What follows belongs to an exercise in optimizing a design on an open flow for small area; a production flow would make more cautious choices.
Function was checked by simulation only, so behaviour that the tests miss may differ from the original.
The series may have gaps, and a smaller design here may also do less where the tests do not look.
Power is estimated from default activity; no workload was simulated.

Figure 1. Wiring heat map (run 1).
Scale: 1 px per um. The die is cut into 36 by 36 equal tiles; dark purple is low, yellow is high, scaled to the fullest tile. Values are wire area over tile area, all layers added.
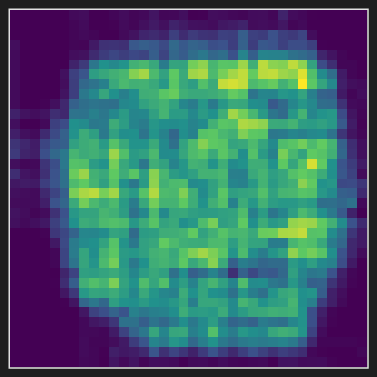
Figure 2. Placement density heat map (run 1).
Scale: 1 px per um. The die is cut into 36 by 36 equal tiles; dark purple is low, yellow is high, 0 to 100% covered.
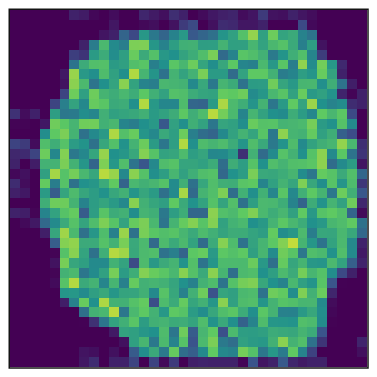
Figure 3. Wiring by layer (run 1).
Scale: 2 px per um. Two of the layers only.
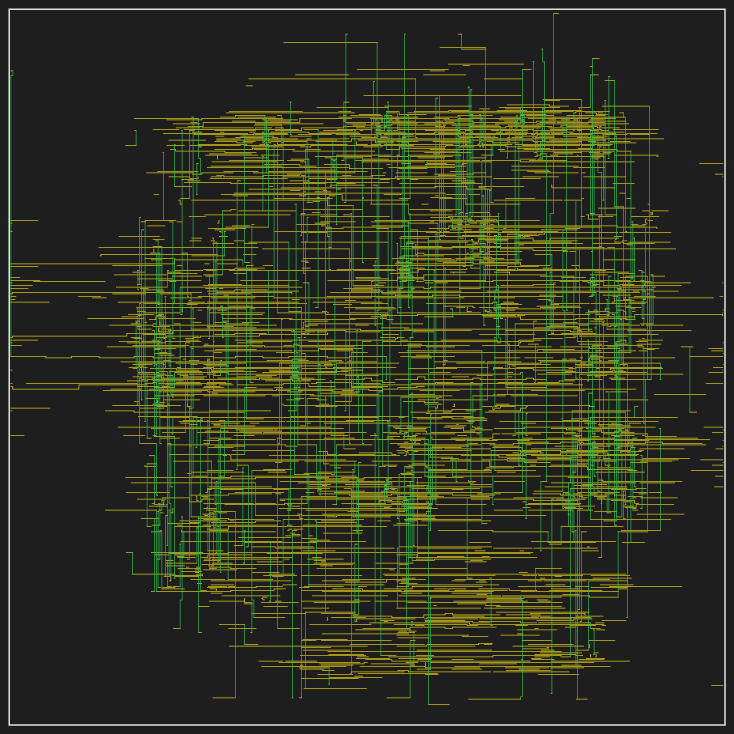
## flow/config.mk

```make
export PLATFORM = sky130hd
export DESIGN_NAME = wrapper_register_file
export DESIGN_NICKNAME = wrapper_register_file
export VERILOG_FILES = /design/flow/design.v
export SDC_FILE = /design/flow/constraint.sdc
export NUM_CORES = 4
export LEC_CHECK = 0
export CAP_MARGIN = 20
export CORE_MARGIN = 2
export CORE_UTILIZATION = 40
export SLEW_MARGIN = 20
```

## flow/constraint.sdc

```tcl
create_clock -name core_clock -period 7.0 [get_ports {clk}]
set_input_delay 1.4000 -clock core_clock [delete_from_list [all_inputs] [get_ports {clk}]]
set_output_delay 1.4000 -clock core_clock [all_outputs]
set_load 0.01 [all_outputs]
```

## flow/design.v

```verilog
module ff #(
parameter WHIDT = 32
)
(
		input		[WHIDT-1 : 0] d, 
		input 	clk, 
		input		reset, 
		input		enable,
		output 	[WHIDT-1 : 0] q
);
		reg 		[WHIDT-1 : 0] q6;
   always @(posedge clk or negedge reset) begin
      if (!reset)
         q6 <= 0;
      else if(enable)
         q6 <= d;
   end
  assign q = q6;
endmodule
module cp5x32 
#( 
parameter WIDTH = 32, 
parameter SIZE = 5
)(
input [SIZE-1:0] entrada,  
output reg [WIDTH-1:0] salida
);
always @(*) begin 
case(entrada)
			default:	salida = 32'b00000000_00000000_00000000_00000000;
		5'b00001	:	salida = 32'b00000000_00000000_00000000_00000010;
		5'b00010	:	salida = 32'b00000000_00000000_00000000_00000100;
		5'b00011	:	salida = 32'b00000000_00000000_00000000_00001000;
		5'b00100	:	salida = 32'b00000000_00000000_00000000_00010000;
		5'b00101	:	salida = 32'b00000000_00000000_00000000_00100000;
		5'b00110	:	salida = 32'b00000000_00000000_00000000_01000000;
		5'b00111	:	salida = 32'b00000000_00000000_00000000_10000000;
		5'b01000	:	salida = 32'b00000000_00000000_00000001_00000000;
		5'b01001	:	salida = 32'b00000000_00000000_00000010_00000000;
		5'b01010	:	salida = 32'b00000000_00000000_00000100_00000000;
		5'b01011	:	salida = 32'b00000000_00000000_00001000_00000000;
		5'b01100	:	salida = 32'b00000000_00000000_00010000_00000000;
		5'b01101	:	salida = 32'b00000000_00000000_00100000_00000000;
		5'b01110	:	salida = 32'b00000000_00000000_01000000_00000000;
		5'b01111	:	salida = 32'b00000000_00000000_10000000_00000000;
		5'b10000	:	salida = 32'b00000000_00000001_00000000_00000000;
		5'b10001	:	salida = 32'b00000000_00000010_00000000_00000000;
		5'b10010	:	salida = 32'b00000000_00000100_00000000_00000000;
		5'b10011	:	salida = 32'b00000000_00001000_00000000_00000000;
		5'b10100	:	salida = 32'b00000000_00010000_00000000_00000000;
		5'b10101	:	salida = 32'b00000000_00100000_00000000_00000000;
		5'b10110	:	salida = 32'b00000000_01000000_00000000_00000000;
		5'b10111	:	salida = 32'b00000000_10000000_00000000_00000000;
		5'b11000	:	salida = 32'b00000001_00000000_00000000_00000000;
		5'b11001	:	salida = 32'b00000010_00000000_00000000_00000000;
		5'b11010	:	salida = 32'b00000100_00000000_00000000_00000000;
		5'b11011	:	salida = 32'b00001000_00000000_00000000_00000000;
		5'b11100	:	salida = 32'b00010000_00000000_00000000_00000000;
		5'b11101	:	salida = 32'b00100000_00000000_00000000_00000000;
		5'b11110	:	salida = 32'b01000000_00000000_00000000_00000000;
		5'b11111	:	salida = 32'b10000000_00000000_00000000_00000000;
	endcase
	end
endmodule
module Registers_32
#(
	parameter WIDTH = 32
)
(
	input [WIDTH-1:0] Rd,
	input clk, reset,
	input reg_write_i,
	input [WIDTH-1:0] CP_o,
	output [WIDTH-1:0] Q, Q1, Q2, Q3, Q4, Q5, Q6, Q7, Q8, Q9, Q10, Q11, Q12, Q13, Q14, Q15,
	output [WIDTH-1:0] Q16, Q17, Q18, Q19, Q20, Q21, Q22, Q23, Q24, Q25, Q26, Q27, Q28, Q29, Q30, Q31
	);
	wire [WIDTH-1 : 0] Enable_dec;
generate
	genvar i;
		for (i = 0; i < WIDTH; i = i+1)
		begin: Reg
			and dec (Enable_dec[i], reg_write_i, CP_o[i]);
	end
endgenerate 
	ff Reg0 (.d(Rd), .clk(clk), .reset(reset), .enable(Enable_dec[0]), .q(Q));
	ff Reg1 (.d(Rd), .clk(clk), .reset(reset), .enable(Enable_dec[1]), .q(Q1));
	ff Reg2 (.d(Rd), .clk(clk), .reset(reset), .enable(Enable_dec[2]), .q(Q2));
	ff Reg3 (.d(Rd), .clk(clk), .reset(reset), .enable(Enable_dec[3]), .q(Q3));
	ff Reg4 (.d(Rd), .clk(clk), .reset(reset), .enable(Enable_dec[4]), .q(Q4));
	ff Reg5 (.d(Rd), .clk(clk), .reset(reset), .enable(Enable_dec[5]), .q(Q5));
	ff Reg6 (.d(Rd), .clk(clk), .reset(reset), .enable(Enable_dec[6]), .q(Q6));
	ff Reg7 (.d(Rd), .clk(clk), .reset(reset), .enable(Enable_dec[7]), .q(Q7));
	ff Reg8 (.d(Rd), .clk(clk), .reset(reset), .enable(Enable_dec[8]), .q(Q8));
	ff Reg9 (.d(Rd), .clk(clk), .reset(reset), .enable(Enable_dec[9]), .q(Q9));
	ff Reg10 (.d(Rd), .clk(clk), .reset(reset), .enable(Enable_dec[10]), .q(Q10));
	ff Reg11 (.d(Rd), .clk(clk), .reset(reset), .enable(Enable_dec[11]), .q(Q11));
	ff Reg12 (.d(Rd), .clk(clk), .reset(reset), .enable(Enable_dec[12]), .q(Q12));
	ff Reg13 (.d(Rd), .clk(clk), .reset(reset), .enable(Enable_dec[13]), .q(Q13));
	ff Reg14 (.d(Rd), .clk(clk), .reset(reset), .enable(Enable_dec[14]), .q(Q14));
	ff Reg15 (.d(Rd), .clk(clk), .reset(reset), .enable(Enable_dec[15]), .q(Q15));
	ff Reg16 (.d(Rd), .clk(clk), .reset(reset), .enable(Enable_dec[16]), .q(Q16));
	ff Reg17 (.d(Rd), .clk(clk), .reset(reset), .enable(Enable_dec[17]), .q(Q17));
	ff Reg18 (.d(Rd), .clk(clk), .reset(reset), .enable(Enable_dec[18]), .q(Q18));
	ff Reg19 (.d(Rd), .clk(clk), .reset(reset), .enable(Enable_dec[19]), .q(Q19));
	ff Reg20 (.d(Rd), .clk(clk), .reset(reset), .enable(Enable_dec[20]), .q(Q20));
	ff Reg21 (.d(Rd), .clk(clk), .reset(reset), .enable(Enable_dec[21]), .q(Q21));
	ff Reg22 (.d(Rd), .clk(clk), .reset(reset), .enable(Enable_dec[22]), .q(Q22));
	ff Reg23 (.d(Rd), .clk(clk), .reset(reset), .enable(Enable_dec[23]), .q(Q23));
	ff Reg24 (.d(Rd), .clk(clk), .reset(reset), .enable(Enable_dec[24]), .q(Q24));
	ff Reg25 (.d(Rd), .clk(clk), .reset(reset), .enable(Enable_dec[25]), .q(Q25));
	ff Reg26 (.d(Rd), .clk(clk), .reset(reset), .enable(Enable_dec[26]), .q(Q26));
	ff Reg27 (.d(Rd), .clk(clk), .reset(reset), .enable(Enable_dec[27]), .q(Q27));
	ff Reg28 (.d(Rd), .clk(clk), .reset(reset), .enable(Enable_dec[28]), .q(Q28));
	ff Reg29 (.d(Rd), .clk(clk), .reset(reset), .enable(Enable_dec[29]), .q(Q29));
	ff Reg30 (.d(Rd), .clk(clk), .reset(reset), .enable(Enable_dec[30]), .q(Q30));
	ff Reg31 (.d(Rd), .clk(clk), .reset(reset), .enable(Enable_dec[31]), .q(Q31));
endmodule 
module MUX32_1
#(
	parameter WIDTH = 32,
	parameter SIZE = 5
	)
   (
	input [WIDTH-1:0] data_0, data_1, data_2, data_3, data_4, data_5,
	input [WIDTH-1:0] data_6, data_7, data_8, data_9, data_10, data_11,
	input [WIDTH-1:0] data_12, data_13, data_14, data_15, data_16, data_17,
	input [WIDTH-1:0] data_18, data_19, data_20, data_21, data_22, data_23,
	input [WIDTH-1:0] data_24, data_25, data_26, data_27, data_28, data_29,
	input [WIDTH-1:0] data_30, data_31,
   input [SIZE-1:0]selec,
   output reg [WIDTH-1:0] data_out
	);
always @(*)
begin
case (selec) 
	1: begin
		data_out = data_1;
	end
	2: begin
		data_out = data_2;
	end
	3: begin
		data_out = data_3;
	end
	4: begin
		data_out = data_4;
	end
	5: begin
		data_out = data_5;
	end
	6: begin
		data_out = data_6;
	end
	7: begin
		data_out = data_7;
	end
	8: begin
		data_out = data_8;
	end
	9: begin
		data_out = data_9;
	end
	10: begin
		data_out = data_10;
	end
	11: begin
		data_out = data_11;
	end
	12: begin
		data_out = data_12;
	end
	13: begin
		data_out = data_13;
	end
	14: begin
		data_out = data_14;
	end
	15: begin
		data_out = data_15;
	end
	16: begin
		data_out = data_16;
	end
	17: begin
		data_out = data_17;
	end
	18: begin
		data_out = data_18;
	end
	19: begin
		data_out = data_19;
	end
	20: begin
		data_out = data_20;
	end
	21: begin
		data_out = data_21;
	end
	22: begin
		data_out = data_22;
	end
	23: begin
		data_out = data_23;
	end	
	24: begin
		data_out = data_24;
	end	
	25: begin
		data_out = data_25;
	end	
	26: begin
		data_out = data_26;
	end	
	27: begin
		data_out = data_27;
	end	
	28: begin
		data_out = data_28;
	end	
	29: begin
		data_out = data_29;
	end	
	30: begin
		data_out = data_30;
	end	
	31: begin
		data_out = data_31;
	end
	default: 
	begin 
		data_out = data_0;
	end
endcase	
end
endmodule
module reg_file #(
parameter WIDTH = 32,
parameter SIZE = 5
)(
input clk,
input reset,
input	reg_write_i, 		 
input [SIZE-1:0] read_register_1_i,  
input [SIZE-1:0] read_register_2_i,  
input [SIZE-1:0] write_register_i,   
input [WIDTH-1:0] write_data_i,		 
output [WIDTH-1:0] read_data_1_o, 
output [WIDTH-1:0] read_data_2_o  
);
wire [WIDTH-1:0] Q [0:32];
wire [WIDTH-1:0] cp_o;
cp5x32 rd (.entrada(write_register_i), .salida(cp_o));
Registers_32 R32(
.Rd(write_data_i),
.clk(clk), 
.reset(reset),
.reg_write_i(reg_write_i),
.CP_o(cp_o),
.Q(Q[0]), .Q1(Q[1]), .Q2(Q[2]), .Q3(Q[3]), .Q4(Q[4]), .Q5(Q[5]), .Q6(Q[6]), .Q7(Q[7]), .Q8(Q[8]),
.Q9(Q[9]), .Q10(Q[10]), .Q11(Q[11]), .Q12(Q[12]), .Q13(Q[13]), .Q14(Q[14]), .Q15(Q[15]),
.Q16(Q[16]), .Q17(Q[17]), .Q18(Q[18]), .Q19(Q[19]), .Q20(Q[20]), .Q21(Q[21]), .Q22(Q[22]), .Q23(Q[23]),
.Q24(Q[24]), .Q25(Q[25]), .Q26(Q[26]), .Q27(Q[27]), .Q28(Q[28]), .Q29(Q[29]), .Q30(Q[30]), .Q31(Q[31])
	);
MUX32_1 MUX1 (
	.data_0(Q[0]), .data_1(Q[1]), .data_2(Q[2]), .data_3(Q[3]), .data_4(Q[4]), .data_5(Q[5]),
	.data_6(Q[6]), .data_7(Q[7]), .data_8(Q[8]), .data_9(Q[9]), .data_10(Q[10]), .data_11(Q[11]),
	.data_12(Q[12]), .data_13(Q[13]), .data_14(Q[14]), .data_15(Q[15]), .data_16(Q[16]), .data_17(Q[17]),
	.data_18(Q[18]), .data_19(Q[19]), .data_20(Q[20]), .data_21(Q[21]), .data_22(Q[22]), .data_23(Q[23]),
	.data_24(Q[24]), .data_25(Q[25]), .data_26(Q[26]), .data_27(Q[27]), .data_28(Q[28]), .data_29(Q[29]),
	.data_30(Q[30]), .data_31(Q[31]), .selec(read_register_1_i), .data_out(read_data_1_o)
	);
MUX32_1 MUX2 (
	.data_0(Q[0]), .data_1(Q[1]), .data_2(Q[2]), .data_3(Q[3]), .data_4(Q[4]), .data_5(Q[5]),
	.data_6(Q[6]), .data_7(Q[7]), .data_8(Q[8]), .data_9(Q[9]), .data_10(Q[10]), .data_11(Q[11]),
	.data_12(Q[12]), .data_13(Q[13]), .data_14(Q[14]), .data_15(Q[15]), .data_16(Q[16]), .data_17(Q[17]),
	.data_18(Q[18]), .data_19(Q[19]), .data_20(Q[20]), .data_21(Q[21]), .data_22(Q[22]), .data_23(Q[23]),
	.data_24(Q[24]), .data_25(Q[25]), .data_26(Q[26]), .data_27(Q[27]), .data_28(Q[28]), .data_29(Q[29]),
	.data_30(Q[30]), .data_31(Q[31]), .selec(read_register_2_i), .data_out(read_data_2_o)
	);
endmodule
module wrapper_register_file #(
	parameter WIDTH = 32,
	parameter SIZE = 5
)(
	input clk,
	input reset,
	input	reg_write_i, 						 
	input [SIZE-1:0] read_register_1_i,  
	input [SIZE-1:0] read_register_2_i,  
	input [SIZE-1:0] write_register_i,   
	input [WIDTH-1:0] write_data_i,		 
	output [WIDTH-1:0] read_data_1_o, 
	output [WIDTH-1:0] read_data_2_o  
);
reg_file registerfile (
	.clk(clk), .reset(reset), 
	.reg_write_i(reg_write_i),
	.read_register_1_i(read_register_1_i), 
	.read_register_2_i(read_register_2_i),
	.write_register_i(write_register_i), 
	.write_data_i(write_data_i),	
	.read_data_1_o(read_data_1_o),
	.read_data_2_o(read_data_2_o) 
);
endmodule 
```

## flow/run.sh

```bash
#!/bin/bash
# synth_recipe.tcl (not shown) runs the flow's synth.tcl, then flattens the netlist and writes it again
# the make line also repeats each setting of config.mk as NAME=value (left out here)
make -C /OpenROAD-flow-scripts/flow DESIGN_CONFIG=/design/flow/config.mk WORK_HOME=/design/flow/orfs CLKGATE_MAP_FILE= SYNTH_SCRIPT=/design/flow/synth_recipe.tcl finish
```

==> flow_summary.toml, run 1 <==
[worst_setup_path]
cp-end-kind = "output pin"
r2r_slack_ns = 6.13
path_class = "in2out"
cp.arrival_ns = 5.41
start_kind = "input port"
cp.buffers_inverters = 4
worstPathRequired_ns = 5.60
path_max_fanout = 17
reg2regPathDepth = 1
cp-endpoint = "read_data_1_o[20]"
crit_family = "buffers and inverters"
r2r_end = "registerfile.R32.Reg4.q6[23]$_DFFE_PN0P_"
worstPathCellList = "clkdlybuf4s50_1 -> nor3b_2 -> buf_4 -> and2_2 -> buf_4 -> a22oi_1 -> nand3_1 -> or4_1 -> clkdlybuf4s50_1"
worstReg2RegStart = "registerfile.R32.Reg4.q6[23]$_DFFE_PN0P_"
cp_slowest_cell = "nor3b_2"

[logic_synthesis]
ys_top_cells_by_area = "dfrtp_1 50%, mux2_2 22%, a22oi_1 9.0%"
netlist_instances = 4192
synth_top_area_frac = 0.498
syn_area_per_cell_um2 = 11.9
synth-seq-area-share = 0.498
synth_warnings = 4
yosys_register_bits = 992
yosysMostFrequentCell = "mux2_2"
ys_top_cells_by_count = "993 x mux2_2, 992 x dfrtp_1, 601 x a22oi_1"
syn-cell-area_um2 = 49900
synth_ff_type = "dfrtp_1"
async_flop_share = 1.00
synth_edf_count = 0
synth.distinct_cells = 51

[grt]
busiest_layer = "met2"
antenna_found_initial = 19
grt_pass1_vias = 41400
use_met2 = 0.496
grt_pass1_wl_um = 326000
grt_util_met1 = 0.475
overflow = 0
grtUsageMet3 = 0.152

[pwr]
power_switching_share = 0.283
power_mw = 16.7
seqPwrFrac = 0.474
p_int_mw = 12.0
combPwrFrac = 0.140
p_per_area_nw_per_um2 = 290
ir_drop_mv = 0.211
netSwitchingPower_mw = 4.73
clkPwrFrac = 0.387

[clock_tree]
post_cts_buffers = 0
cts_tree = "yes"
clockBufferDepth = 3
cts_root_buffer = "clkbuf_16"
hold_buffers = 0
htree_num_levels = 3
clock_latency_ns = 0.70
cts_resized = 0
cts_sinks = 992
path_clk_slew_ns = 0.06
cts_made_buffers = 110

[hold_path]
min_from = "registerfile.R32.Reg28.q6[4]$_DFFE_PN0P_"
min_to = "registerfile.R32.Reg28.q6[4]$_DFFE_PN0P_"
hold_depth = 1

[placed_design]
place_ws_ns = 0.391
dpl_cell_area_um2 = 53600
placed_cells = 5683
portBuffers = 113

[detailed_routing]
vias_per_cell = 7.41
top_layer_used = "met5"
wl_met2_um = 94700
drt_iter0_drc = 8375
ant_nets = 0
drc = 0

[flow_run]
cap_violations = 0

[floorplan]
row_count = 129
die_area_um2 = 128000
die_x_um = 357
io_pins = 114
die_h_um = 357

[timing]
hold-worst-slack_ns = 0.520
period_needed_ns = 6.81
final-hold-violation-count = 0
slew_headroom = 0.137
clock_skew_ns = 0
fin_tns_setup_ns = 0
fin_crit_sh = 0.972
setup_viol = 0
tightestPinTransition_ns = 1.29
drv_slew = 0
fmax_mhz = 147
layout_setup_ws_ns = 0.193
rsz0062_at_grt = "no"

[outcome]
outcome = "timing/DRC/antenna clean"

[finish]
instances_no_fill = 5903
fillCellCount = 11100
layout_common_cells = "993 x mux2_2, 992 x dfrtp_1, 601 x a22oi_1, 381 x and3_1, 174 x buf_4"
syn2layout_area_growth_pct = 15.6
design_area_um2 = 57700
nNetsFinal = 4209
layout_commonest_cell = "mux2_2"
drive_gt1_frac = 0.355
-- Figure 1 (at the start) --
- tiles over half the peak: 38%
- nearly empty tiles: 18%
- densest ninth of the die: centre
Vias: 43700
WL final: 238000 um
Routed wire per std cell: 40.3 um
global-route usage over all layers: 0.363

-- Figure 2 (at the start) --
- mean over tiles: 44%
- fullest tile: 91%
- nearly empty tiles: 19%
- tiles over 75% full: 9.6%
Starting Density: 0.403
core area: 124000 um2
fin util: 0.466

-- Figure 3 (at the start) --
- M3: yellow (wire length 36.9 mm)
- M4: green (wire length 17400 um)

[run 1: logic make-up (layout without fill, tap and decap cells)]
group	count (synthesis)	in the layout	synth area share
compound gates	835	835	0.133
buf+inv	466	528	0.0367
flops	992	992	0.498
other cells	0	12	0
mux	1005	1005	0.227
simple gates	894	894	0.106
[run 1: final cells by class]
cell class | instances | area (um2) | share of cell area
Antenna cell | 12 | 30.0 | 0.000521
Sequential cell | 992 | 24800 | 0.431
Clock inverter | 58 | 820 | 0.0142
Clock buffer | 149 | 3180 | 0.0552
Inverter | 2 | 7.51 | 0.000130
Timing Repair Buffer | 319 | 3060 | 0.0531
Multi-Input combinational cell | 2734 | 23700 | 0.411
Tap cell | 1637 | 2050 | 0.0355
[run 1: power by group through the flow]
stage / sequential (mW) / combinational (mW) / clock, mW
after floorplan: 7.52 / 1.45 / 0
after global placement: 7.89 / 2.23 / 0
after detailed placement: 7.91 / 2.29 / 0
after CTS: 7.82 / 2.30 / 6.46
after global routing: 7.99 / 2.46 / 6.70
final: 7.91 / 2.34 / 6.45
Figure 4. Cell sizes after repair (run 1).
Scale: 1.5 px per um.
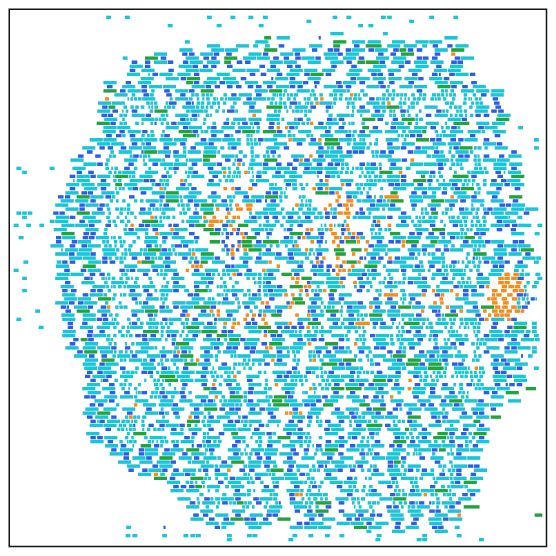

==> run 2: a larger rewrite; changed files in full <==
==> flow/design.v <==
module ff #(
parameter WHIDT = 32
)
(
		input		[WHIDT-1 : 0] d, 
		input 	clk, 
		input		enable,
		output 	[WHIDT-1 : 0] q
);
		reg 		[WHIDT-1 : 0] q6;
   always @(posedge clk) begin
      if(enable)
         q6 <= d;
   end
  assign q = q6;
endmodule
module cp5x32 
#( 
parameter SIZE = 5
)(
input [SIZE-1:0] entrada,  
input enable,
output [31:0] salida
);
genvar i;
generate
	for (i = 0; i < 32; i = i + 1) begin: dec
		if (i == 0) begin: zero
			assign salida[i] = 1'b0;
		end else begin: sel
			assign salida[i] = enable & (entrada == i);
		end
	end
endgenerate
endmodule
module Registers_32
#(
	parameter WIDTH = 32
)
(
	input clk, reset,
	input [WIDTH-1:0] Rd,
	input [31:0] CP_o,
	output [31:0] valid,
	output [WIDTH*32-1:0] q
	);
assign valid[0] = 1'b0;
assign q[WIDTH-1:0] = {WIDTH{1'b0}};
genvar i;
generate
	for (i = 1; i < 32; i = i + 1) begin: Reg
		ff #(.WHIDT(WIDTH)) data (.d(Rd), .clk(clk), .enable(CP_o[i]), .q(q[WIDTH*i +: WIDTH]));
		reg v;
		always @(posedge clk or negedge reset) begin
			if (!reset)
				v <= 1'b0;
			else if (CP_o[i])
				v <= 1'b1;
		end
		assign valid[i] = v;
	end
endgenerate
endmodule
module MUX32_1
#(
	parameter WIDTH = 32,
	parameter SIZE = 5
	)
   (
	input [WIDTH*32-1:0] q,
	input [31:0] valid,
   input [SIZE-1:0] selec,
   output [WIDTH-1:0] data_out
	);
wire [31:0] sel;
rd_dec dec (.valid(valid), .selec(selec), .sel(sel));
genvar i, b;
generate
	for (b = 0; b < WIDTH; b = b + 1) begin: bt
		wire [31:0] d;
		for (i = 0; i < 32; i = i + 1) begin: col
			assign d[i] = q[WIDTH*i + b];
		end
		rd_bit rb (.d(d[31:1]), .sel(sel[31:1]), .y(data_out[b]));
	end
endgenerate
endmodule
module rd_dec (
	input [31:0] valid,
	input [4:0] selec,
	output [31:0] sel
	);
genvar i;
generate
	for (i = 0; i < 32; i = i + 1) begin: dec
		assign sel[i] = valid[i] & (selec == i);
	end
endgenerate
endmodule
module rd_bit (
	input [31:1] d,
	input [31:1] sel,
	output y
	);
wire [10:0] n;    
genvar j;
generate
	for (j = 0; j < 10; j = j + 1) begin: g
		rf_aoi222 a (.a1(d[3*j+1]), .b1(sel[3*j+1]), .a2(d[3*j+2]), .b2(sel[3*j+2]),
		             .a3(d[3*j+3]), .b3(sel[3*j+3]), .y(n[j]));
	end
endgenerate
rf_nand2 t (.a(d[31]), .b(sel[31]), .y(n[10]));
wire [2:0] p;     
rf_nand4 n0 (.a(n[0]), .b(n[1]), .c(n[2]), .d(n[3]), .y(p[0]));
rf_nand4 n1 (.a(n[4]), .b(n[5]), .c(n[6]), .d(n[7]), .y(p[1]));
rf_nand3 n2 (.a(n[8]), .b(n[9]), .c(n[10]), .y(p[2]));
rf_or3 o (.a(p[0]), .b(p[1]), .c(p[2]), .y(y));
endmodule
module rf_aoi222 (input a1, b1, a2, b2, a3, b3, output y);
assign y = ~((a1 & b1) | (a2 & b2) | (a3 & b3));
endmodule
module rf_nand2 (input a, b, output y);
assign y = ~(a & b);
endmodule
module rf_nand3 (input a, b, c, output y);
assign y = ~(a & b & c);
endmodule
module rf_nand4 (input a, b, c, d, output y);
assign y = ~(a & b & c & d);
endmodule
module rf_or3 (input a, b, c, output y);
assign y = a | b | c;
endmodule
module reg_file #(
parameter WIDTH = 32,
parameter SIZE = 5
)(
input clk,
input reset,
input	reg_write_i, 		 
input [SIZE-1:0] read_register_1_i,  
input [SIZE-1:0] read_register_2_i,  
input [SIZE-1:0] write_register_i,   
input [WIDTH-1:0] write_data_i,		 
output [WIDTH-1:0] read_data_1_o, 
output [WIDTH-1:0] read_data_2_o  
);
wire [31:0] wsel;     
wire [31:0] valid;    
wire [WIDTH*32-1:0] q;
cp5x32 wdec (.entrada(write_register_i), .enable(reg_write_i), .salida(wsel));
Registers_32 #(.WIDTH(WIDTH)) R32 (
	.clk(clk), .reset(reset), .Rd(write_data_i), .CP_o(wsel),
	.valid(valid), .q(q));
MUX32_1 #(.WIDTH(WIDTH)) MUX1 (.q(q), .valid(valid), .selec(read_register_1_i), .data_out(read_data_1_o));
MUX32_1 #(.WIDTH(WIDTH)) MUX2 (.q(q), .valid(valid), .selec(read_register_2_i), .data_out(read_data_2_o));
endmodule
module wrapper_register_file #(
	parameter WIDTH = 32,
	parameter SIZE = 5
)(
	input clk,
	input reset,
	input	reg_write_i, 						 
	input [SIZE-1:0] read_register_1_i,  
	input [SIZE-1:0] read_register_2_i,  
	input [SIZE-1:0] write_register_i,   
	input [WIDTH-1:0] write_data_i,		 
	output [WIDTH-1:0] read_data_1_o, 
	output [WIDTH-1:0] read_data_2_o  
);
reg_file registerfile (
	.clk(clk), .reset(reset), 
	.reg_write_i(reg_write_i),
	.read_register_1_i(read_register_1_i), 
	.read_register_2_i(read_register_2_i),
	.write_register_i(write_register_i), 
	.write_data_i(write_data_i),	
	.read_data_1_o(read_data_1_o),
	.read_data_2_o(read_data_2_o) 
);
endmodule
==> flow/config.mk <==
export PLATFORM = sky130hd
export DESIGN_NAME = wrapper_register_file
export DESIGN_NICKNAME = wrapper_register_file
export VERILOG_FILES = /design/flow/design.v
export SDC_FILE = /design/flow/constraint.sdc
export NUM_CORES = 4
export LEC_CHECK = 0
export CAP_MARGIN = 20
export CORE_MARGIN = 2
export CORE_UTILIZATION = 40
export SLEW_MARGIN = 20
export SYNTH_HIERARCHICAL = 1
export SYNTH_MINIMUM_KEEP_SIZE = 0
Figure 5. Cell sizes after repair (run 2).
Scale: 2 px per um.
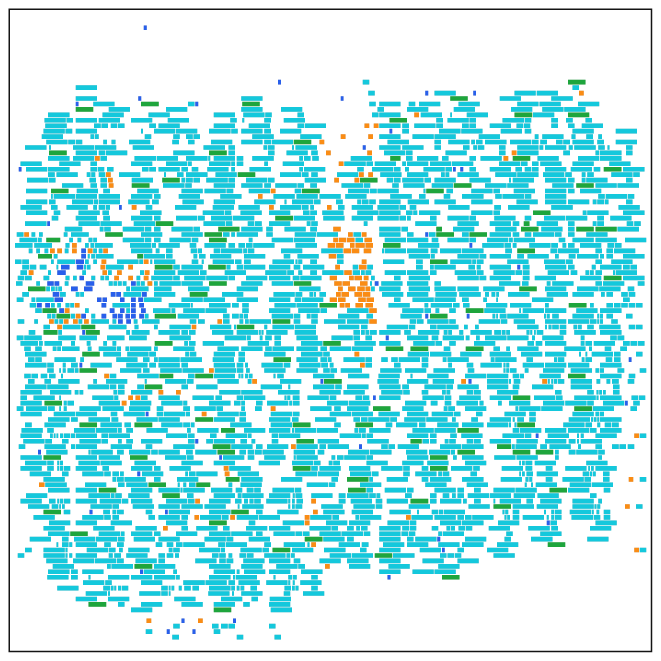
- x3 and x4: orange (cells 134)
- x6 and larger: green (cells 123)
- x2: blue (cells 89)
- x1 and smaller: cyan (cells 2206)
final worst slack: 0.572 ns
Design Area, Final: 46700 um2
Syn-to-layout area delta: 16.7%
Non-clk bufs: 224

==> run 2 against run 1 <==
Against the previous run: sequential share of layout area is 22 points higher; largest power group unchanged; first-iteration DRC count shrank 3.2%; critical path depth shrank 2; highest routed layer unchanged; still clean on timing, DRC and antenna.
==> flow_summary.toml, run 2 <==
[worst_setup_path]
r2r_end = "registerfile.R32.Reg[14].v$_DFFE_PN0P_"
reg2regPathDepth = 1
start_kind = "input port"
path_max_fanout = 32
worstPathRequired_ns = 5.60
cp.arrival_ns = 5.03
worstReg2RegStart = "registerfile.R32.Reg[14].v$_DFFE_PN0P_"
r2r_slack_ns = 6.24
path_class = "in2out"
cp_slowest_cell = "clkdlybuf4s50_1"
cp-end-kind = "output pin"
worst_path_largest_cell_delay_ns = 0.62
cp.buffers_inverters = 2
crit_family = "simple AND/OR/NAND/NOR gates"
worstPathCellList = "clkdlybuf4s50_1 -> and3b_2 -> and3_2 -> a222oi_1 -> nand4_1 -> or3_1 -> clkdlybuf4s50_1"

[timing]
setup_viol = 0
fin_crit_sh = 0.918
clock_skew_ns = 0
hold-worst-slack_ns = 0.478
tightestPinTransition_ns = 1.24
slew_headroom = 0.176
fin_tns_setup_ns = 0
rsz0062_at_grt = "no"
period_needed_ns = 6.43
drv_slew = 0
fmax_mhz = 156
final-hold-violation-count = 0

[detailed_routing]
top_layer_used = "met5"
ant_nets = 0
drt_iter0_drc = 8111
drc = 0
dr.pass1.iters = 14
wl_met2_um = 68200
vias_per_cell = 7.69

[floorplan]
die_h_um = 320
row_count = 116
die_area_um2 = 103000
coreArea_um2 = 99700
start_util = 0.401
io_pins = 114

[grt]
overflow = 0
grt_util_met1 = 0.379
grt_pass1_wl_um = 213000
grtUsageMet3 = 0.0940
busiest_layer = "met2"
use_met2 = 0.442
antenna_found_initial = 16
grt_pass1_vias = 28600

[placed_design]
portBuffers = 113
place_ws_ns = 0.785

[finish]
instances_no_fill = 3853
layout_common_cells = "992 x edfxtp_1, 640 x a222oi_1, 129 x nand4_1, 100 x clkbuf_16, 99 x buf_4"
top_regs = "registerfile.R32.Reg.data.q6 x992, registerfile.R32.Reg.v x31"
finish.utilization = 0.469
layout_commonest_cell = "edfxtp_1"
drive_gt1_frac = 0.136
nNetsFinal = 2526

[clock_tree]
clockBufferDepth = 3
path_clk_slew_ns = 0.06
cts_sinks = 1023
clock_latency_ns = 0.67
cts_made_buffers = 99
hold_buffers = 0
cts_tree = "yes"
cts_resized = 0
post_cts_buffers = 0
htree_num_levels = 3
cts_root_buffer = "clkbuf_16"

[pwr]
p_per_area_nw_per_um2 = 276
p_leak_nw = 14.9
ir_drop_mv = 0.207
power_mw = 12.9

[logic_synthesis]
syn_area_per_cell_um2 = 18.3
netlist_instances = 2185
syn-cell-area_um2 = 40000
synth_warnings = 8

[hold_path]
worstHoldPathType = "reg2reg"
min_to = "registerfile.R32.Reg[2].v$_DFFE_PN0P_"
hold_depth = 1
min_from = "registerfile.R32.Reg[2].v$_DFFE_PN0P_"

[flow_run]
cap_violations = 0

[outcome]
outcome = "timing/DRC/antenna clean"
Figure 6. Wiring by layer (run 2).
Scale: 2 px per um. Two of the layers only.
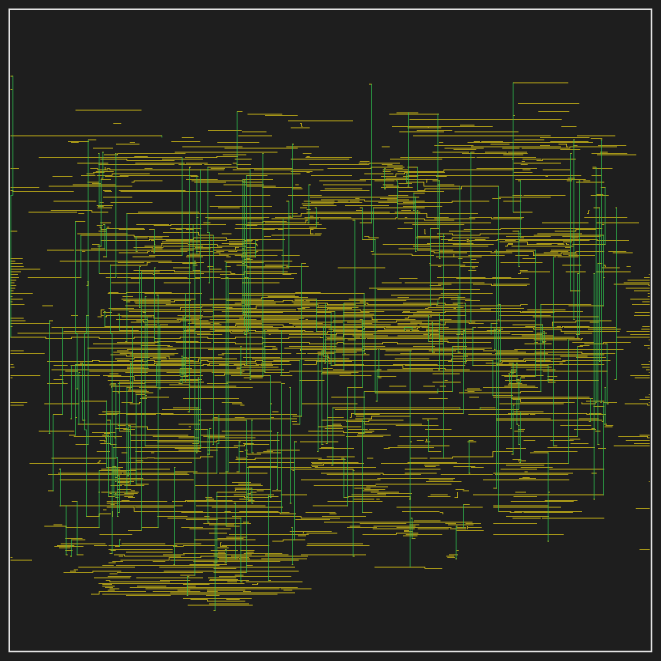
- M4: green (wire length 8590 um)
- M3: yellow (wire length 24.8 mm)
Routed wire per std cell: 40.3 um
Vias: 29600
global-route usage over all layers: 0.293
WL final: 155000 um

==> run 2: area by class of cell <==
cell class,instances,area (um2)
Fill cell,8302,53000
Sequential cell,1023,30600
Multi-Input combinational cell,1128,9490
Clock buffer,121,2580
Timing Repair Buffer,224,2010
Tap cell,1298,1620
Clock inverter,56,457
Antenna cell,3,7.51
==> run 2: where the power goes <==
part	leakage [nW]	switching (mW)	internal (mW)
combinational	4.11	0.562	0.293
sequential	9.29	0.0622	6.83
clock	1.50	2.29	2.84
total	14.9	2.92	9.96
==> run 2: worst max-delay path by stage <==
stage / startpoint / endpoint / slack [ns] / cells past startpoint
floorplan: read_register_1_i[1] / read_data_1_o[0] / 2.68 / 5
global placement: read_register_1_i[2] / read_data_1_o[31] / 0.87 / 8
detailed placement: read_register_1_i[1] / read_data_1_o[2] / 0.78 / 7
CTS: read_register_1_i[1] / read_data_1_o[2] / 0.77 / 7
global route: read_register_1_i[2] / read_data_1_o[2] / 0.62 / 7
finish: read_register_1_i[1] / read_data_1_o[2] / 0.57 / 7
Figure 7. Placement density heat map (run 2).
Scale: 1 px per um. The die is cut into 32 by 32 equal tiles; dark purple is low, yellow is high, 0 to 100% covered.
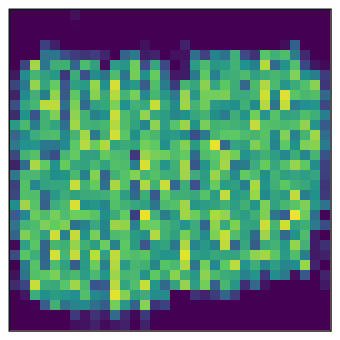

## Run 3: what changed since run 2
--- a/flow/config.mk
+++ b/flow/config.mk
@@ -8,6 +8,8 @@
 export CAP_MARGIN = 20
 export CORE_MARGIN = 2
 export CORE_UTILIZATION = 40
+export CTS_CLUSTER_DIAMETER = 80
+export CTS_CLUSTER_SIZE = 30
 export SLEW_MARGIN = 20
 export SYNTH_HIERARCHICAL = 1
 export SYNTH_MINIMUM_KEEP_SIZE = 0
Figure 8. Placement density heat map (run 3).
Scale: 1 px per um. The die is cut into 32 by 32 equal tiles; dark purple is low, yellow is high, 0 to 100% covered.
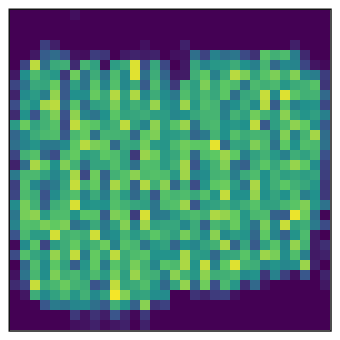
- nearly empty tiles: 22%
- mean over tiles: 42%
- tiles over 75% full: 12%
- fullest tile: 99%
fin util: 0.452
Starting Density: 0.401
core area: 99700 um2

==> run 3 against run 2 <==
Against the previous run: still clean on timing, DRC and antenna; clock skew is the same; area after synthesis unchanged; cell count is 2.6% lower; largest power group unchanged; setup slack improved by 0.076 ns; via count fell by 1.4%; hold slack improved by 0.0057 ns; first-iteration DRC count grew 3.9%.
==> flow_summary.toml, run 3 <==
[outcome]
outcome = "timing/DRC/antenna clean"

[worst_setup_path]
cp-startpoint = "read_register_1_i[1]"
reg2regPathDepth = 1
cp-end-kind = "output pin"
start_kind = "input port"
cp-endpoint = "read_data_1_o[2]"
cp.arrival_ns = 4.95
path_class = "in2out"
worstReg2RegStart = "registerfile.R32.Reg[14].v$_DFFE_PN0P_"
worstPathRequired_ns = 5.60
r2r_slack_ns = 6.22
r2r_end = "registerfile.R32.Reg[14].v$_DFFE_PN0P_"
path_max_fanout = 32

[floorplan]
die_h_um = 320
row_count = 116
die_x_um = 320

[detailed_routing]
ant_nets = 0
wl_per_cell_um = 41.0
vias = 29200
dr.pass1.iters = 12
drc = 0
routed_wl_um = 154000
vias_per_cell = 7.79
drt_iter0_drc = 8427

[grt]
grt_pass1_wl_um = 210000
grt_max_degree = 34
grt_pass1_vias = 27800
antenna_found_initial = 16
overflow = 0
track_usage = 0.288

[timing]
slew_headroom = 0.166
final-hold-violation-count = 0
period_needed_ns = 6.35
layout_setup_ws_ns = 0.648
tightestPinTransition_ns = 1.25
setup_viol = 0
rsz0062_at_grt = "no"
fin_tns_setup_ns = 0
clock_skew_ns = 0
fmax_mhz = 157
drv_slew = 0
hold-worst-slack_ns = 0.483
fin_crit_sh = 0.907

[placed_design]
place_ws_ns = 0.785
dp_hpwl_um = 89100
dpl_cell_area_um2 = 43800
portBuffers = 113
gp_congestion = 0.921
placed_cells = 3672

[logic_synthesis]
syn-cell-area_um2 = 40000
synth_warnings = 8
netlist_instances = 2185
syn_area_per_cell_um2 = 18.3
syn-num-nets = 2235

[clock_tree]
hold_buffers = 0
cts_resized = 0
clock_latency_ns = 0.64
cts_tree = "yes"
clockBufferDepth = 3
cts_made_buffers = 43
cts_root_buffer = "clkbuf_16"
path_clk_slew_ns = 0.09
post_cts_buffers = 0
htree_num_levels = 2
cts_sinks = 1023

[pwr]
ir_drop_mv = 0.230
p_leak_nw = 14.1
power_mw = 10.9
p_per_area_nw_per_um2 = 243

[finish]
largest_register_ffs = 992
top_regs = "registerfile.R32.Reg.data.q6 x992, registerfile.R32.Reg.v x31"
fillCellCount = 8430
syn2layout_area_growth_pct = 12.6
nNetsFinal = 2469
max_flop_register = "registerfile.R32.Reg.data.q6"
drive_gt1_frac = 0.109
layout_commonest_cell = "edfxtp_1"
layout_common_cells = "992 x edfxtp_1, 640 x a222oi_1, 129 x nand4_1, 99 x buf_4, 94 x clkdlybuf4s50_1"

[hold_path]
min_to = "registerfile.R32.Reg[2].v$_DFFE_PN0P_"
min_from = "registerfile.R32.Reg[2].v$_DFFE_PN0P_"
worstHoldPathType = "reg2reg"
hold_depth = 1

[flow_run]
cap_violations = 0
Figure 9. Finished layout with every layer on (run 3).
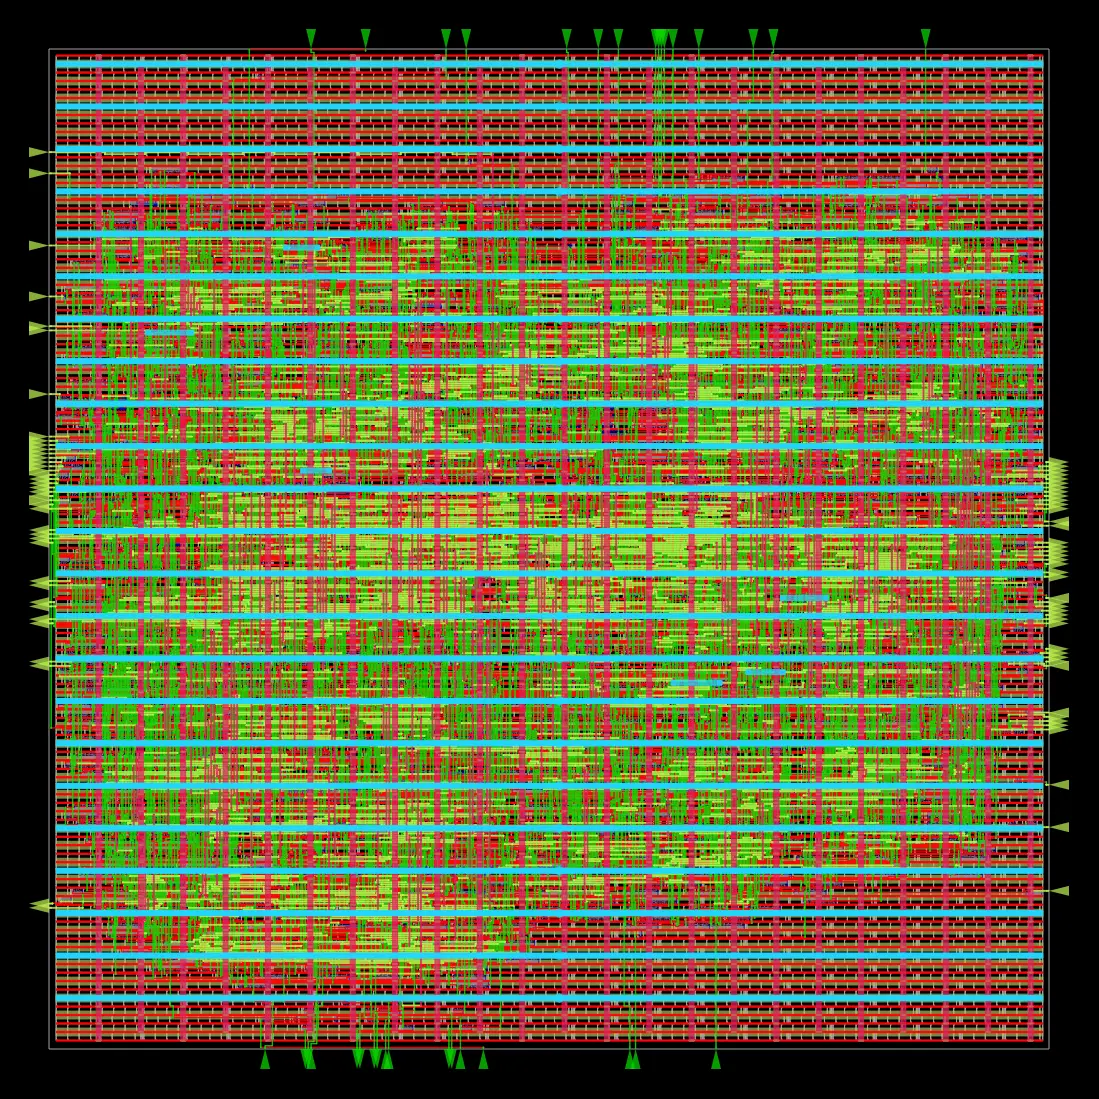
number of top-level pins: 114
fin cells: 3751
Die ar.: 103000 um2
Design Area, Final: 45100 um2

## run 3: layout make-up
| class | count | area (um2) | area share |
|---|---|---|---|
| Sequential cell | 1023 | 30600 | 0.678 |
| Multi-Input combinational cell | 1128 | 9490 | 0.211 |
| Timing Repair Buffer | 223 | 2000 | 0.0444 |
| Tap cell | 1298 | 1620 | 0.0360 |
| Clock buffer | 52 | 1140 | 0.0253 |
| Clock inverter | 18 | 219 | 0.00486 |
| Antenna cell | 9 | 22.5 | 0.000500 |
## run 3: layer usage
| layer | GRT usage | vias to the layer above | share of wire |
|---|---|---|---|
| met2 | 0.443 | 2891 | 0.44 |
| met3 | 0.0829 | 459 | 0.16 |
| met1 | 0.380 | 14700 | 0.34 |
| met4 | 0.132 | 12 | 0.052 |
| li1 | - | 11100 | - |
| met5 | 0 | - | 0.00046 |
## run 3: critical path, cell delays in order
cell             delay [ns]
clkdlybuf4s50_1        0.62
and3b_2                0.28
and3_2                 0.61
a222oi_1               0.58
nand4_1                0.44
or3_1                  0.50
clkdlybuf4s50_1        0.50
## run 3: power breakdown
part / internal, mW / switching (mW)
combinational: 0.292 / 0.562
clock: 1.29 / 1.91
sequential: 6.82 / 0.0626
total: 8.40 / 2.53
Figure 10. Where the registers sit (run 3).
Scale: 1.5 px per um. Other cells in grey.
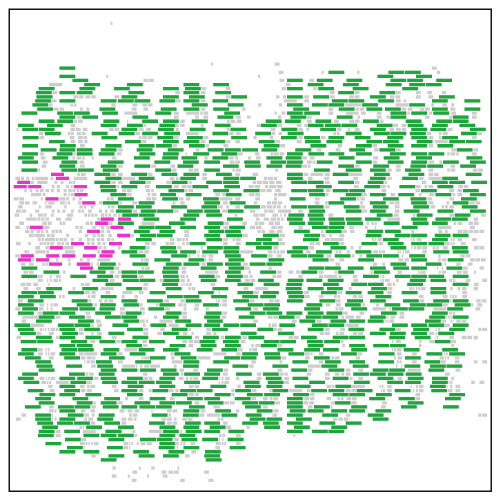

## Run 4: what changed since run 3
==> flow/flow/run.sh (new file) <==
#!/bin/bash
# The standard ORFS layout (standard.sh, with the standard synthesis), with two
# changes: the port buffers are the smallest buffer cell, and clock tree
# synthesis clusters up to 30 flip-flops per leaf buffer without dummy loads.
set -euo pipefail
export BUFFER_PORTS_ARGS="-buffer_cell sky130_fd_sc_hd__buf_1"
export CTS_ARGS="-sink_clustering_enable -repair_clock_nets -sink_clustering_size 30 -sink_clustering_max_diameter 80 -dont_use_dummy_load"
bash standard.sh > standard.log 2>&1
==> flow/standard.sh (new file) <==
#!/bin/bash
# synth_recipe.tcl (not shown) runs the flow's synth.tcl, then flattens the netlist and writes it again
# the make line also repeats each setting of config.mk as NAME=value (left out here)
make -C /OpenROAD-flow-scripts/flow DESIGN_CONFIG=/design/flow/config.mk WORK_HOME=/design/flow/orfs CLKGATE_MAP_FILE= SYNTH_SCRIPT=/design/flow/synth_recipe.tcl "${@:-finish}"
removed: flow/run.sh
Figure 11. Where the registers sit (run 4).
Scale: 1.5 px per um. Other cells in grey.
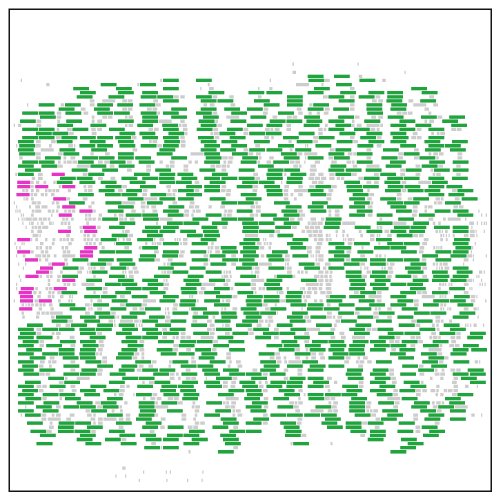
- registerfile.R32.Reg.data.q6: green (flops 992)
- registerfile.R32.Reg.v: magenta (flops 31; where west)
fin util: 0.441
Seq area share: 0.696
P_seq: 6.88 mW
sequential cell area: 30600 um2

==> run 4 against run 3 <==
Against the previous run: still clean on timing, DRC and antenna; combinational power shrank 15%; core utilization down 1.1 points; register-to-register slack about the same; die area is the same; via count is 3.6% lower; clock skew did not move; clock-buffer cell count is 8 lower; critical path type unchanged.
==> flow_summary.toml, run 4 <==
[worst_setup_path]
r2r_slack_ns = 6.23
worst_path_largest_cell_delay_ns = 0.67
worstReg2RegStart = "registerfile.R32.Reg[13].v$_DFFE_PN0P_"
start_kind = "input port"
r2r_end = "registerfile.R32.Reg[13].v$_DFFE_PN0P_"
reg2regPathDepth = 1
cpMostUsedCell = "buf_1"
cp.arrival_ns = 4.21
path_class = "in2out"
crit_family = "simple AND/OR/NAND/NOR gates"
path_max_fanout = 22
worstPathRequired_ns = 5.60
worstPathCellList = "buf_1 -> nor3b_2 -> and3_1 -> buf_4 -> a222oi_1 -> nand4_1 -> or3_1 -> buf_1"
cp_slowest_cell = "and3_1"
cp.buffers_inverters = 3

[finish]
instances_no_fill = 3704
fillCellCount = 8638
layout_common_cells = "992 x edfxtp_1, 640 x a222oi_1, 129 x nand4_1, 103 x buf_1, 92 x buf_4"
largest_class = "sequential cells"
clk_share = 0.0251
drive_gt1_frac = 0.0916
top_regs = "registerfile.R32.Reg.data.q6 x992, registerfile.R32.Reg.v x31"
seq_cells = 1023
largest_register_ffs = 992
signal_buffers = 208
multi_input_cells = 1128
buffer_area_frac = 0.0264
syn2layout_area_growth_pct = 9.77
inv_count = 0
clkbuf_count = 44
antenna_cells = 3
max_flop_register = "registerfile.R32.Reg.data.q6"
multi_input_area_share = 0.216
nNetsFinal = 2455

[timing]
fin_tns_setup_ns = 0
final-hold-violation-count = 0
rsz0062_at_grt = "no"
setup_viol = 0
tightestPinTransition_ns = 1.24
hold-worst-slack_ns = 0.489
period_needed_ns = 5.61
slew_headroom = 0.176
fmax_mhz = 178
fin_crit_sh = 0.802
clock_skew_ns = 0
layout_setup_ws_ns = 1.39

[grt]
grt_max_degree = 34
grt_pass1_wl_um = 199000
grt_pass1_vias = 27600
antenna_found_initial = 4

[floorplan]
io_pins = 114
die_x_um = 320
start_util = 0.401
n_tap_cell = 1298
coreArea_um2 = 99700
row_count = 116
die_area_um2 = 103000

[pwr]
p_int_mw = 8.14
netSwitchingPower_mw = 2.37
power_leader = "sequential cells"
clkPwrFrac = 0.277
p_per_area_nw_per_um2 = 239
ir_drop_mv = 0.167
comb-power_uw = 729
p_leak_nw = 13.6
power_switching_share = 0.225
seqPwrFrac = 0.654
power_mw = 10.5
combPwrFrac = 0.069

[placed_design]
dp_hpwl_um = 82200
dpl_cell_area_um2 = 42800
gp_congestion = 0.922
placed_cells = 3657
place_ws_ns = 1.47

[hold_path]
hold_depth = 1
worstHoldPathType = "reg2reg"
min_from = "registerfile.R32.Reg[1].v$_DFFE_PN0P_"

[flow_run]
cap_violations = 0

[outcome]
outcome = "timing/DRC/antenna clean"

[logic_synthesis]
syn_area_per_cell_um2 = 18.3
netlist_instances = 2185
synth_warnings = 8
syn-cell-area_um2 = 40000
syn-num-nets = 2235

[clock_tree]
clock_latency_ns = 0.66
cts_sinks = 1023
clockBufferDepth = 3
htree_num_levels = 2
cts_made_buffers = 44
hold_buffers = 0
cts_root_buffer = "clkbuf_16"
path_clk_slew_ns = 0.11

[detailed_routing]
dr.pass1.iters = 12
drt_iter0_drc = 8065
routed_wl_um = 142000
drc = 0
vias_per_cell = 7.60
ant_nets = 0
Figure 12. Wiring by layer (run 4).
Scale: 2 px per um. Two of the layers only.
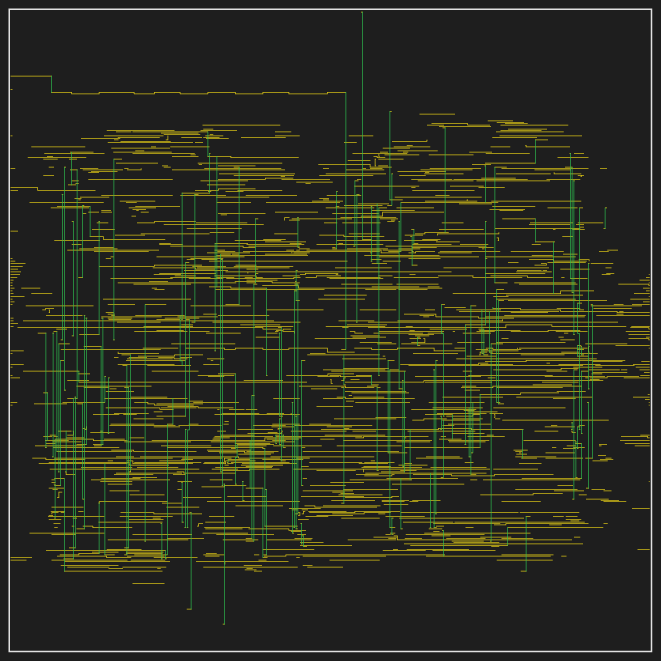
- M3: yellow (wire length 20.2 mm)
- M4: green (wire length 6920 um)
global-route usage over all layers: 0.269
Vias: 28100
Routed wire per std cell: 38.5 um

==> run 4: layer usage <==
| layer | global-route usage | share of wire | wire (um) | vias up |
|---|---|---|---|---|
| li1 | - | - | - | 11000 |
| met1 | 0.371 | 0.36 | 51300 | 14300 |
| met2 | 0.415 | 0.45 | 64100 | 2512 |
| met3 | 0.0513 | 0.14 | 20200 | 333 |
| met4 | 0.120 | 0.049 | 6920 | 2 |
| met5 | 0 | 0.000091 | 13 | - |
==> run 4: worst max-delay path by stage <==
| stage | startpoint | to | slack, ns | cells after the start |
|---|---|---|---|---|
| after detailed placement | read_register_1_i[2] | read_data_1_o[18] | 1.47 | 8 |
| final | read_register_1_i[2] | read_data_1_o[18] | 1.39 | 8 |
| after global placement | read_register_1_i[2] | read_data_1_o[18] | 1.57 | 8 |
| after global routing | read_register_1_i[2] | read_data_1_o[27] | 1.30 | 8 |
| after floorplan | read_register_1_i[1] | read_data_1_o[0] | 2.68 | 5 |
| after CTS | read_register_1_i[2] | read_data_1_o[18] | 1.47 | 8 |
Figure 13. Cell sizes after repair (run 4).
Scale: 2 px per um.
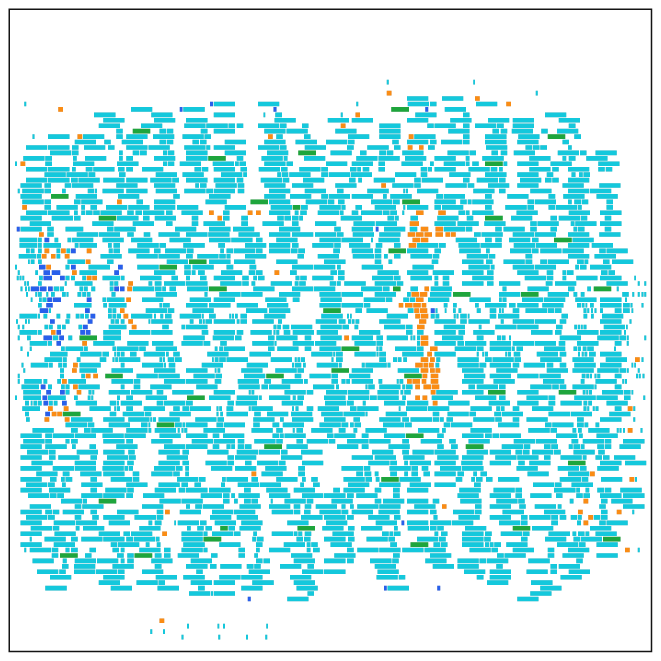

## Run 5: what changed since run 4
--- a/flow/design.v
+++ b/flow/design.v
@@ -20,16 +20,41 @@
 )(
 input [SIZE-1:0] entrada,  
 input enable,
+output [31:0] salida_lo,
+output [31:0] salida_hi
+);
+wire [3:0] pa_n;
+wire [7:0] pb_n;
+wr_pre pre (.entrada(entrada), .enable(enable), .pa_n(pa_n), .pb_n(pb_n));
+wr_bank lo (.pa_n(pa_n), .pb_n(pb_n), .salida(salida_lo));
+wr_bank hi (.pa_n(pa_n), .pb_n(pb_n), .salida(salida_hi));
+endmodule
+module wr_pre (
+input [4:0] entrada,
+input enable,
+output [3:0] pa_n,
+output [7:0] pb_n
+);
+genvar k;
+generate
+	for (k = 0; k < 4; k = k + 1) begin: a
+		assign pa_n[k] = ~(enable & (entrada[1:0] == k));
+	end
+	for (k = 0; k < 8; k = k + 1) begin: b
+		assign pb_n[k] = ~(entrada[4:2] == k);
+	end
+endgenerate
+endmodule
+module wr_bank (
+input [3:0] pa_n,
+input [7:0] pb_n,
 output [31:0] salida
 );
+assign salida[0] = 1'b0;
 genvar i;
 generate
-	for (i = 0; i < 32; i = i + 1) begin: dec
-		if (i == 0) begin: zero
-			assign salida[i] = 1'b0;
-		end else begin: sel
-			assign salida[i] = enable & (entrada == i);
-		end
+	for (i = 1; i < 32; i = i + 1) begin: dec
+		assign salida[i] = ~(pa_n[i % 4] | pb_n[i / 4]);
 	end
 endgenerate
 endmodule
@@ -40,7 +65,8 @@
 (
 	input clk, reset,
 	input [WIDTH-1:0] Rd,
-	input [31:0] CP_o,
+	input [31:0] CP_o,      
+	input [31:0] CP_o_hi,   
 	output [31:0] valid,
 	output [WIDTH*32-1:0] q
 	);
@@ -49,7 +75,8 @@
 genvar i;
 generate
 	for (i = 1; i < 32; i = i + 1) begin: Reg
-		ff #(.WHIDT(WIDTH)) data (.d(Rd), .clk(clk), .enable(CP_o[i]), .q(q[WIDTH*i +: WIDTH]));
+		ff #(.WHIDT(WIDTH/2)) data_lo (.d(Rd[WIDTH/2-1:0]), .clk(clk), .enable(CP_o[i]), .q(q[WIDTH*i +: WIDTH/2]));
+		ff #(.WHIDT(WIDTH-WIDTH/2)) data_hi (.d(Rd[WIDTH-1:WIDTH/2]), .clk(clk), .enable(CP_o_hi[i]), .q(q[WIDTH*i+WIDTH/2 +: WIDTH-WIDTH/2]));
 		reg v;
 		always @(posedge clk or negedge reset) begin
 			if (!reset)
@@ -146,12 +173,12 @@
 output [WIDTH-1:0] read_data_1_o, 
 output [WIDTH-1:0] read_data_2_o  
 );
-wire [31:0] wsel;     
+wire [31:0] wsel, wsel_hi;     
 wire [31:0] valid;    
 wire [WIDTH*32-1:0] q;
-cp5x32 wdec (.entrada(write_register_i), .enable(reg_write_i), .salida(wsel));
+cp5x32 wdec (.entrada(write_register_i), .enable(reg_write_i), .salida_lo(wsel), .salida_hi(wsel_hi));
 Registers_32 #(.WIDTH(WIDTH)) R32 (
-	.clk(clk), .reset(reset), .Rd(write_data_i), .CP_o(wsel),
+	.clk(clk), .reset(reset), .Rd(write_data_i), .CP_o(wsel), .CP_o_hi(wsel_hi),
 	.valid(valid), .q(q));
 MUX32_1 #(.WIDTH(WIDTH)) MUX1 (.q(q), .valid(valid), .selec(read_register_1_i), .data_out(read_data_1_o));
 MUX32_1 #(.WIDTH(WIDTH)) MUX2 (.q(q), .valid(valid), .selec(read_register_2_i), .data_out(read_data_2_o));
==> flow/flow/run.sh (replaced) <==
#!/bin/bash
# The standard ORFS layout (standard.sh, with the standard synthesis), with two
# changes: the port buffers are the smallest buffer cell, and clock tree
# synthesis clusters up to 30 flip-flops per leaf buffer (clkbuf_16 leaves,
# clkbuf_8 above them) without dummy loads.
set -euo pipefail
export BUFFER_PORTS_ARGS="-buffer_cell sky130_fd_sc_hd__buf_1"
export CTS_ARGS="-sink_clustering_enable -repair_clock_nets -sink_clustering_size 30 -sink_clustering_max_diameter 80 -root_buf sky130_fd_sc_hd__clkbuf_8 -tree_buf sky130_fd_sc_hd__clkbuf_8 -sink_clustering_buffer sky130_fd_sc_hd__clkbuf_16 -dont_use_dummy_load"
bash standard.sh > standard.log 2>&1
Figure 14. Cell sizes after repair (run 5).
Scale: 2 px per um.
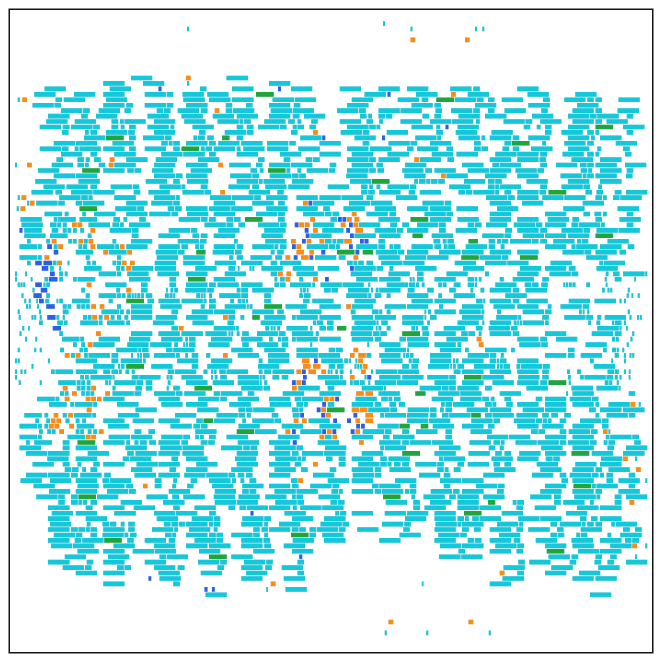
- x3 and x4: orange (cells 141)
- x2: blue (cells 67)
- x6 and larger: green (cells 51)
- x1 and smaller: cyan (cells 2213)
Non-clk bufs: 247
Syn-to-layout area delta: 10.1%
Design Area, Final: 44200 um2

==> run 5 against run 4 <==
Against the previous run: clock-buffer cell count decreased by 1; sequential power about the same; area after synthesis grew 0.40%; hold slack worse by 0.0068 ns; global-route usage is 0.12 points higher; largest cell class unchanged; largest power group unchanged; highest routed layer unchanged.
==> flow_summary.toml, run 5 <==
[clock_tree]
hold_buffers = 0
cts_made_buffers = 43
path_clk_slew_ns = 0.09
clockBufferDepth = 3
cts_root_buffer = "clkbuf_8"
htree_num_levels = 2
cts_resized = 0

[placed_design]
placed_cells = 3726
gp_congestion = 0.921

[worst_setup_path]
reg2regPathDepth = 1
worst_path_largest_cell_delay_ns = 0.82
cp-endpoint = "read_data_2_o[20]"
cp.arrival_ns = 4.17
cp.depth = 8
path_max_fanout = 19
worstReg2RegStart = "registerfile.R32.Reg[17].v$_DFFE_PN0P_"
r2r_slack_ns = 6.23
cp-startpoint = "read_register_2_i[4]"
cpMostUsedCell = "buf_1"
worstPathCellList = "buf_1 -> nor2b_1 -> and3_1 -> buf_4 -> a222oi_1 -> nand4_1 -> or3_1 -> buf_1"

[timing]
clock_skew_ns = 0
period_needed_ns = 5.57
fin_tns_setup_ns = 0
layout_setup_ws_ns = 1.43
drv_slew = 0
tightestPinTransition_ns = 1.23

[grt]
grt_pass1_vias = 27300
antenna_found_initial = 7
track_usage = 0.270
overflow = 0

[hold_path]
hold_depth = 1
worstHoldPathType = "reg2reg"
min_to = "registerfile.R32.Reg[30].v$_DFFE_PN0P_"

[finish]
instances_no_fill = 3774
layout_commonest_cell = "edfxtp_1"
layout_common_cells = "992 x edfxtp_1, 640 x a222oi_1, 128 x nand4_1, 126 x buf_4, 101 x buf_1"

[floorplan]
die_area_um2 = 103000
die_h_um = 321

[pwr]
p_per_area_nw_per_um2 = 236
p_leak_nw = 13.8
power_mw = 10.4

[detailed_routing]
ant_nets = 0
vias_per_cell = 7.50

[outcome]
outcome = "timing/DRC/antenna clean"
Figure 15. Placement density heat map (run 5).
Scale: 1 px per um. The die is cut into 32 by 32 equal tiles; dark purple is low, yellow is high, 0 to 100% covered.
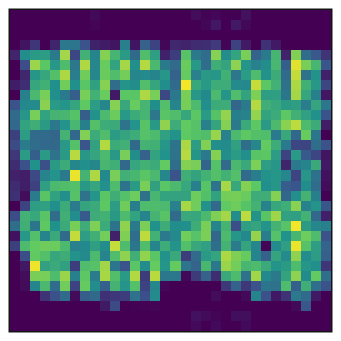
- mean over tiles: 41%
- nearly empty tiles: 21%
- tiles over 75% full: 13%
fin util: 0.443
core area: 99900 um2
Starting Density: 0.402

==> run 5: changes by cell type in the layout (fill, tap and decap cells not counted), moves of 4 or more <==
cell       delta
and3_2       -24
nor2_4       -16
clkbuf_8      +5
nand3b_1      +5
nor2_1        +6
buf_8         +4
or3b_1        +4
buf_4        +34
nor2_2       +41
and3_1       +24
clkbuf_16     -6
==> run 5: power by group <==
group / internal [mW] / switching (mW)
Combinational: 0.197 / 0.551
Sequential: 6.82 / 0.0580
Clock: 1.03 / 1.77
==> run 5: final cells by class <==
cell class | instances | area [um2]
fill | 8644 | 55600
sequential | 1023 | 30600
multi-input combinational | 1159 | 9540
tap | 1298 | 1620
timing repair buffer | 247 | 1490
clock buffer | 43 | 1020
antenna | 4 | 10.0
==> run 5: layer usage <==
layer / vias to the layer above / GRT usage / wire [um]
met3: 313 / 0.0750 / 22000
li1: 11200 / - / -
met5: - / 0 / 49
met2: 2537 / 0.404 / 63600
met4: 8 / 0.120 / 7110
met1: 14200 / 0.368 / 51700

## static timing again, ports no longer ideal
Ports are ideal in the flow. The routed layouts listed here were re-timed in OpenROAD. Step 1 (the two cells are an assumption about what drives the block):
set clk [get_ports {clk}]
set_driving_cell -lib_cell sky130_fd_sc_hd__clkbuf_16 $clk
set_driving_cell -lib_cell sky130_fd_sc_hd__buf_2 [delete_from_list [all_inputs] $clk]
Step 2, shift: input delay + t, output delay - t, t = (earliest + latest rising clock arrival at the registers) / 2. This alone moves slack from input paths to output paths. Three values: ideal, step 1, step 2; two values: the first two.
run	shift t [ns]	setup WS [ns]	hold slack, ns	clock arrival spread, ns	slew at the worst register clock pin (ns)
run 1	0.776	0.193 / 0.056 / 0.056	0.520 / 0.520 / 0.520	0.039 / 0.040	0.07 / 0.07
run 2	0.736	0.572 / 0.547 / 0.547	0.478 / 0.478 / 0.478	0.032 / 0.031	0.07 / 0.07
run 3	0.714	0.648 / 0.623 / 0.623	0.483 / 0.483 / 0.483	0.036 / 0.037	0.11 / 0.11
run 4	0.696	1.386 / 1.360 / 1.360	0.489 / 0.489 / 0.489	0.070 / 0.070	0.12 / 0.12
run 5	0.812	1.427 / 1.399 / 1.399	0.482 / 0.482 / 0.482	0.082 / 0.081	0.12 / 0.12
After both steps every run listed still meets setup and hold. The setup slack of run 1, which loses most, moves by -0.137 ns with the drivers and by -0.137 ns with both steps.
